Background: an optimization exercise with open tools, aiming at small area, a short achievable clock period and few clock cycles. Do not read the settings as production practice.
Only simulation tests tie the RTL to the original design; equivalence was not proved.

==> design.v <==
module bubble_sort (width, Reset, Clk, Start, Ain, Ack, Aout, Done, q_Ini, q_Incr, q_Comp, q_Done);
input [4:0] width;
input Reset, Clk;
input Start, Ack;
input [30*7 - 1:0] Ain;
output [30*7 - 1:0] Aout;
output Done;
output q_Ini, q_Incr, q_Comp, q_Done;
wire q_Ini, q_Incr, q_Comp, q_Done;
wire [30*7 - 1:0] Aout;
reg [6:0] A [0:29];
reg [3:0] state;
reg[4:0] K,J;
reg Done;
genvar l;
integer i;
localparam
	INI = 4'b0001,
	INCR = 4'b0010,
	COMP = 4'b0100,
	DONE = 4'b1000,
	UNKN = 4'bxxxx;
generate
for (l = 1; l <= 30; l = l + 1)
	assign Aout[l*7-1:(l-1)*7] = A[l-1];
endgenerate
assign {q_Done, q_Comp, q_Incr, q_Ini} = state;
always @ (posedge Clk, posedge Reset) 
begin
	if (Reset)
	begin
		state <= INI;
		K <= 5'b00000;
		J <= 5'b00000;
	end
	else
	begin
		case (state)
			INI:
			begin
				if (Start && width >= 2)
					state <= INCR;
				else if (Start && width < 2)
					state <= DONE;
				K <= 5'b00000;
				J <= 5'b00000;
				for (i = 1; i <= 30; i = i + 1)
					A[i-1] <= Ain[(i-1)*7 +: 7];
				Done <= 0;
			end
			INCR:
			begin
				state <= COMP;
				J <= 0;
				K <= K + 1;
			end
			COMP:
			begin
				if (K == width - 1 && J == width - K - 1)
					state <= DONE;
				else if (K < width - 1 && J == width - K - 1)
					state <= INCR;
				if (A[J] > A[J + 1])
				begin
					A[J] <= A[J + 1];
					A[J + 1] <= A[J];
				end
					J <= J + 1;
			end
			DONE:
			begin
				if (Ack)
					state <= INI;
				Done <= 1;
			end
			default:
				begin
					state <= UNKN;
				end
		endcase
	end
end
endmodule
module selection_sort(width, Reset, Clk, Start, Ack, Ain, Aout, Done, q_Ini, q_Incr, q_Comp, q_Done);
input [4:0] width;
input Reset, Clk;
input Start, Ack;
input [30*7 - 1:0] Ain;
output [30*7 - 1:0] Aout;
output Done;
output q_Ini, q_Incr, q_Comp, q_Done;
wire q_Ini, q_Incr, q_Comp, q_Done;
wire [30*7 - 1:0] Aout;
reg [6:0] A [0:29];
reg [3:0] state;
reg[4:0] K,J;
reg Done;
genvar l;
integer i;
localparam
	INI = 4'b0001,
	INCR = 4'b0010,
	COMP = 4'b0100,
	DONE = 4'b1000,
	UNKN = 4'bXXXX;
generate
for (l = 1; l <= 30; l = l + 1)
	assign Aout[l*7-1:(l-1)*7] = A[l-1];
endgenerate
assign {q_Done, q_Comp, q_Incr, q_Ini} = state;
always @ (posedge Clk, posedge Reset)
begin
	if (Reset)
	begin
		state <= INI;
		K <= 5'b00000;
		J <= 5'b00000;
	end
	else
	begin
		case (state) 
			INI:
			begin
				if (Start && width >= 2)
					state <= INCR;
				else if (Start && width < 2)
					state <= DONE;
				K <= 5'b00001;
				J <= 5'b00000;
				for (i = 1; i <= 30; i = i + 1)
					A[i-1] <= Ain[(i-1)*7 +: 7];
				Done <= 0;
			end
			INCR:
			begin
				state <= COMP;
				K <= K + 1;
				J <= K;
			end
			COMP:
			begin
				if(J == 1 && K != width)
					state <= INCR;
				else if (J == 1  && K == width)
					state <= DONE;
				if (A[J] < A[J-1]) 
				begin
					A[J] <= A[J-1];
					A[J-1] <= A[J];
				end
				J <= J - 1;
			end
			DONE:
			begin 
				if (Ack) 
					state <= INI;
				Done <= 1;
			end
			default:
				state <= UNKN;
		endcase
	end
end
endmodule
module insertion_sort(width, Reset, Clk, Start, Ack, Ain, Aout, Done, q_Ini, q_Incr, q_Comp, q_Done);
input [4:0] width;
input Reset, Clk;
input Start, Ack;
input [30*7 - 1:0] Ain;
output [30*7 - 1:0] Aout;
output Done;
output q_Ini, q_Incr, q_Comp, q_Done;
wire q_Ini, q_Incr, q_Comp, q_Done;
wire [30*7 - 1:0] Aout;
reg [6:0] A [0:29];
reg [3:0] state;
reg[4:0] K,J, Index;
reg Done;
genvar l;
integer i;
localparam
	INI = 4'b0001,
	INCR = 4'b0010,
	COMP = 4'b0100,
	DONE = 4'b1000,
	UNKN = 4'bXXXX;
generate
for (l = 1; l <= 30; l = l + 1)
	assign Aout[l*7-1:(l-1)*7] = A[l-1];
endgenerate	
assign {q_Done, q_Comp, q_Incr, q_Ini} = state;
always @ (posedge Clk, posedge Reset)
begin
	if (Reset)
	begin
		state <= INI;
		K <= 5'b00000;
		J <= 5'b00000;
	end
	else
	begin
		case (state) 
			INI:
			begin
				if (Start && width >= 2)
					state <= INCR;
				else if (Start && width < 2)
					state <= DONE;
				for (i = 1; i <= 30; i = i + 1)
					A[i-1] <= Ain[(i-1)*7 +: 7];
				K <= 5'b00000;
				J <= 5'b00000;
				Done <= 0;
			end
			INCR:
			begin
				state <= COMP;
				J <= K + 1;
				Index <= K;
			end
			COMP:
			begin
				if (J == width && K != width - 2)
					state <= INCR;
				else if (J == width && K == width - 2)
					state <= DONE;
				J <= J + 1;
				if (A[J] < A[Index])
					Index <= J;
				if (J == width)
				begin
					A[Index] <= A[K];
					A[K] <= A[Index];
					K <= K + 1;
				end
			end
			DONE:
			begin 
				if (Ack) 
					state <= INI;
				Done <= 1;
			end
			default:
				state <= UNKN;
		endcase
	end
end
endmodule
module sort_unit(clk, rst, start, alg, width, ain, ack, ready, done, aout);
input clk, rst;
input start, ack;
input [1:0] alg;
input [4:0] width;
input [30*7 - 1:0] ain;
output ready, done;
output [30*7 - 1:0] aout;
wire [30*7 - 1:0] bubbleOut, selectionOut, insertionOut;
wire b_Ini, b_Incr, b_Comp, b_Done;
wire s_Ini, s_Incr, s_Comp, s_Done;
wire i_Ini, i_Incr, i_Comp, i_Done;
wire bubbleStart    = start && alg == 2'b00;
wire selectionStart = start && alg == 2'b01;
wire insertionStart = start && alg == 2'b10;
bubble_sort bubble (.width(width), .Clk(clk), .Reset(rst), .Start(bubbleStart), .Ain(ain), .Ack(ack), .Aout(bubbleOut), .Done(), .q_Ini(b_Ini), .q_Incr(b_Incr), .q_Comp(b_Comp), .q_Done(b_Done));
selection_sort selection (.width(width), .Clk(clk), .Reset(rst), .Start(selectionStart), .Ain(ain), .Ack(ack), .Aout(selectionOut), .Done(), .q_Ini(s_Ini), .q_Incr(s_Incr), .q_Comp(s_Comp), .q_Done(s_Done));
insertion_sort insertion (.width(width), .Clk(clk), .Reset(rst), .Start(insertionStart), .Ain(ain), .Ack(ack), .Aout(insertionOut), .Done(), .q_Ini(i_Ini), .q_Incr(i_Incr), .q_Comp(i_Comp), .q_Done(i_Done));
assign ready = b_Ini && s_Ini && i_Ini;
assign done  = b_Done || s_Done || i_Done;
assign aout  = b_Done ? bubbleOut : s_Done ? selectionOut : insertionOut;
endmodule
==> run.sh <==
#!/bin/bash
# synth_recipe.tcl (not shown) runs the flow's synth.tcl, then flattens the netlist and writes it again
# the make line also repeats each setting of config.mk as NAME=value (left out here)
make -C /OpenROAD-flow-scripts/flow DESIGN_CONFIG=/design/flow/config.mk WORK_HOME=/design/flow/orfs CLKGATE_MAP_FILE= SYNTH_SCRIPT=/design/flow/synth_recipe.tcl finish
==> config.mk <==
export PLATFORM = sky130hd
export DESIGN_NAME = sort_unit
export DESIGN_NICKNAME = sort_unit
export VERILOG_FILES = /design/flow/design.v
export SDC_FILE = /design/flow/constraint.sdc
export NUM_CORES = 4
export LEC_CHECK = 0
export CAP_MARGIN = 20
export CORE_MARGIN = 2
export CORE_UTILIZATION = 22
export GPL_ROUTABILITY_DRIVEN = 1
export PLACE_DENSITY = 0.35
export SLEW_MARGIN = 20
==> constraint.sdc <==
create_clock -name core_clock -period 9.0 [get_ports {clk}]
set_input_delay 1.8000 -clock core_clock [delete_from_list [all_inputs] [get_ports {clk}]]
set_output_delay 1.8000 -clock core_clock [all_outputs]
set_load 0.01 [all_outputs]
Fig. 1: logic cells by family
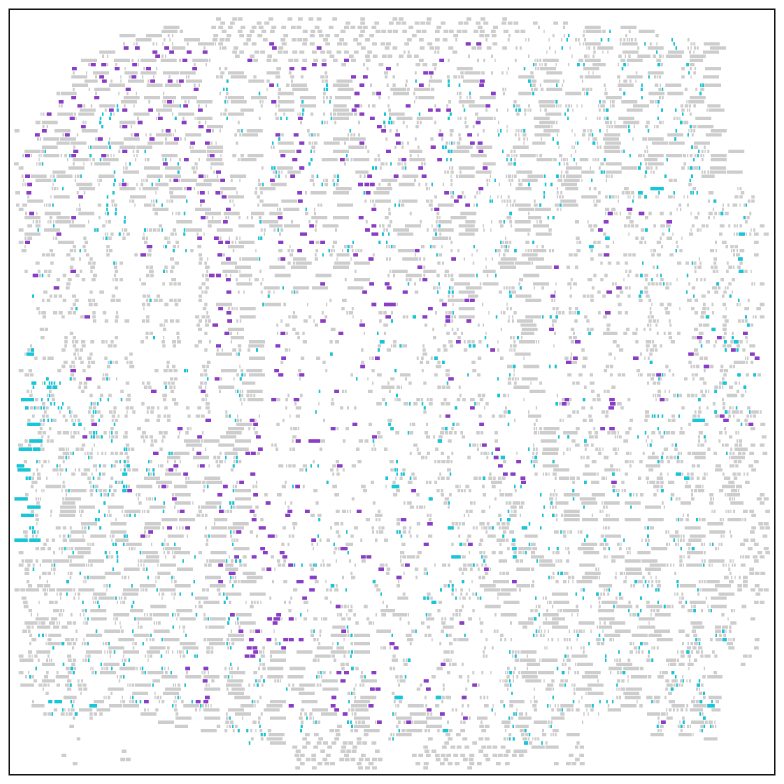
legend:
  cyan:
    family: nor cells
    cells: 930
    most_used: nor2_1
    where: spread over the die
  purple:
    family: mux cells
    cells: 421
    most_used: mux2i_1
Final Non-Filler Cells: 10.3k
multi-input combinational area share: 0.481
commonest non-fill, non-tap cell in the layout: nand2_1

Fig. 2: clock wires, drivers and flops
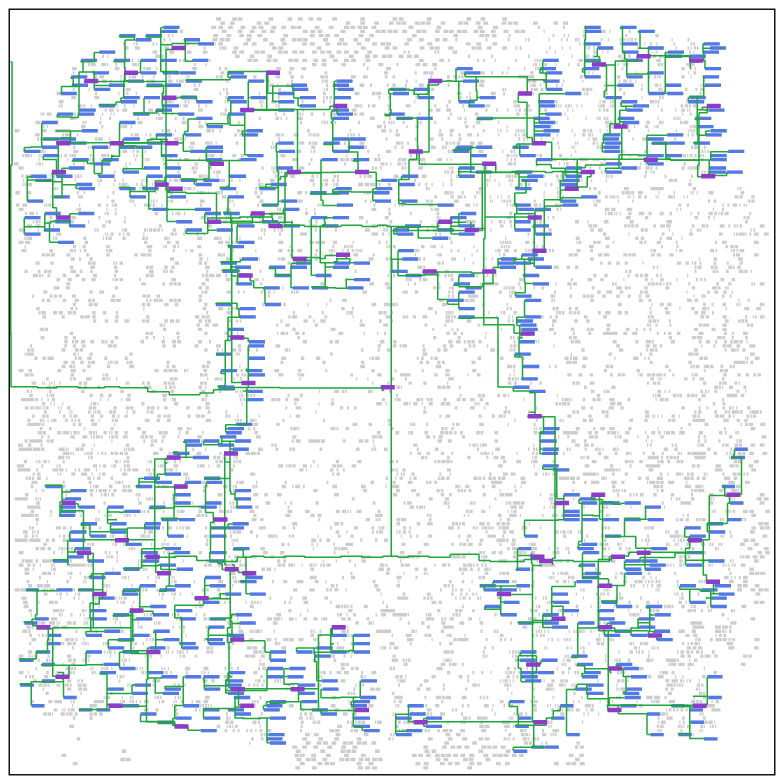
legend:
  green:
    item: clock wires
    length: 12600 um
  blue:
    item: flip-flops
    count: 677
  purple:
    item: clock-net drivers
    count: 93
flops lie: spread over the die

Fig. 3: sequential cells grouped by signal name
Bar = 200 um. Other sequential cells in the stronger grey, the rest of the logic in the fainter grey.
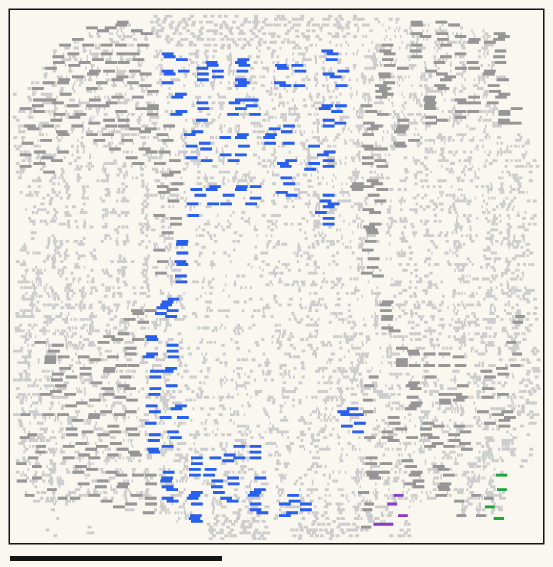
legend:
  blue:
    signal: `selection.A`
    flops: 210
  purple:
    signal: `selection.K`
    flops: 5
    where: lower right
  green:
    signal: `bubble.state`
    flops: 4
    where: lower right

Fig. 4: wires after detailed routing
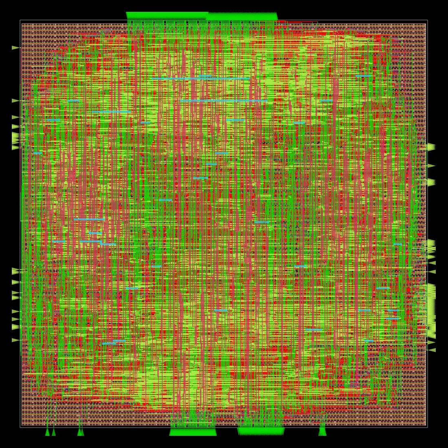
DR vias: 70.6k
max layer used: met5

Fig. 5: the metal 3 layer
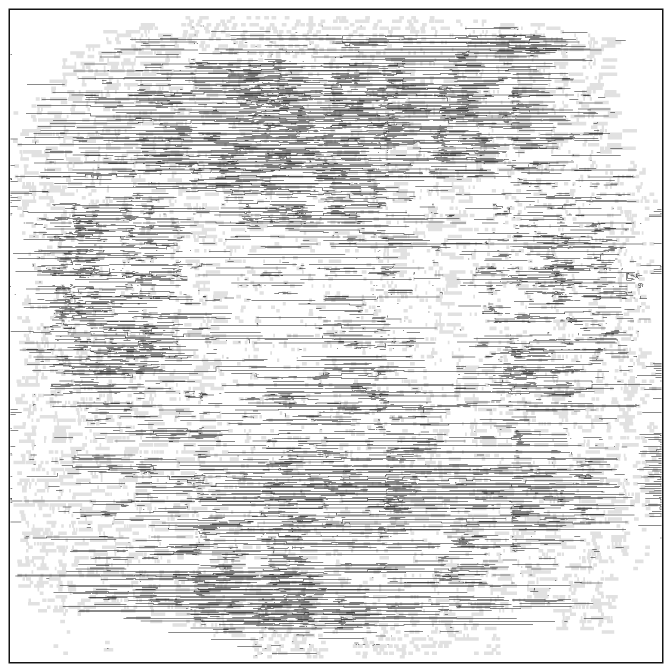
main direction: horizontal
nets with wire on the layer: 1733
longest straight run: 393 um
wire length on this layer: 83.9 mm
share of all routed wire: 14%

==> impl_metrics.json <==
{
  "synthFlopType": "edfxtp_1",
  "finalSetupViolCount": 0,
  "power_leader": "combinational cells",
  "die_w_um": 502,
  "stdcell_area_um2": 66700,
  "synth-seq-cells": 677,
  "cts_buffer_depth": 3,
  "r2r_start": "selection.J[0]$_DFFE_PP0P_",
  "crit_chain": "inv_1 > ha_1 > buf_4 > nand2b_1 > o32ai_2 > and3_1 > a221o_1 > nand4bb_1 > or3_1 > mux2i_1 > ha_1 > nor2b_1 > o21ai_0 > nand2_1 > a2111oi_0 > o21ai_0 > o311a_1 > buf_4 > a21oi_1",
  "h-tree-depth": 3,
  "port-buffer-count": 432,
  "yosys.area.top_type": "edfxtp_1",
  "tns_ns": 0,
  "synth_common_cells": "977 x nand2_1, 635 x edfxtp_1, 569 x nor2_1",
  "grt_pass1_wl_um": 751000,
  "fmax_mhz": 132,
  "power.density_nw_per_um2": 390,
  "met3_usage": 0.229,
  "fin_util": 0.271,
  "synth_compound_area_frac": 0.269,
  "syn_avg_cell_area_um2": 8.26,
  "p_seq_mw": 5.58,
  "synthXorXnorAreaFrac": 0.00737,
  "rows": 182,
  "dieArea_um2": 252000,
  "swShare": 0.605,
  "cts_hold_buf": 0,
  "fin_nets": 7070,
  "final_hold_viol_count": 0,
  "syn-num-nets": 6897,
  "yosysWarnings": 6,
  "crit_family": "compound AO/OA/AOI/OAI gates",
  "cp.depth": 19,
  "grt_max_degree": 197,
  "hold_end": "selection.state[0]$_DFFE_PP1P_",
  "status": "finished clean",
  "startpoint": "selection.J[0]$_DFFE_PP0P_",
  "dp_hpwl_um": 481000,
  "arrival_ns": 7.96,
  "final.fill_count": 26900,
  "slew_headroom": 0.0977,
  "antenna_found_initial": 144,
  "rr_worst_depth": 19,
  "drcViolationCount": 0,
  "power.internal_mw": 10.3,
  "grt_util_met1": 0.549,
  "clkTransAtPathRegs_ns": 0.06,
  "cts-root-buf": "clkbuf_16",
  "synth_area_leaders": "edfxtp_1 35%, mux2i_1 6.9%, nand2_1 6.7%"
}
Testbench counts, summed over its fixed seeds: cycles 40,513.
## placed cells by master, fill, tap and decap left out, drive strengths merged, types with 74 or more instances in the layout
master | netlist | final
a21oi | 476 | 476
edfxtp | 635 | 635
diode | 0 | 94
a22oi | 397 | 397
nor3 | 226 | 226
o21ai | 486 | 486
nand2 | 977 | 977
clkdlybuf4s50 | 0 | 432
a22o | 80 | 80
o22ai | 139 | 139
nor2 | 572 | 572
clkbuf | 484 | 117
a211oi | 74 | 74
mux2i | 376 | 376
nand3 | 179 | 179
a221oi | 77 | 77
a31oi | 135 | 135
nand4 | 137 | 137
buf | 205 | 334
## area by class of cell
type	count	area share
repair buffers	767	0.105
clock inverters	58	0.00701
well taps	3312	0.0621
inverters	65	0.00366
clock buffers	116	0.0365
flip-flops and latches	677	0.302
multi-input cells	5180	0.481
diodes	94	0.00352
## flip-flops by register name (all words and copies together) (netlist names)
signal / flops
bubble.A: 210
insertion.A: 210
selection.A: 210
bubble.J: 5
bubble.K: 5
insertion.Index: 5
insertion.J: 5
insertion.K: 5
selection.J: 5
selection.K: 5
bubble.state: 4
insertion.state: 4
selection.state: 4

[afterwards: timing with drivers on the ports]
No port has a modelled driver above. Below, the same layout with a new extraction and two added sets of constraints.
Step 1, drivers: a clkbuf_16 drives clk and a buf_2 each remaining input, both assumed.
Step 2 adds t to the input delays and takes it off the output delays; t is the mean of the earliest and latest rising clock arrival at the registers after step 1. Input paths then give back, and output paths get back, about the clock's delay inside the block.
Slacks: ideal / step 1 / step 2; pairs: ideal / step 1.
t, ns: 0.867
setup WS [ns]: 1.439 / 1.439 / 1.439
cell pins on the clock port's net: 1
After both steps this run still meets setup and hold. The setup slack of this run moves by 0.000 ns with the drivers and by 0.000 ns with both steps.
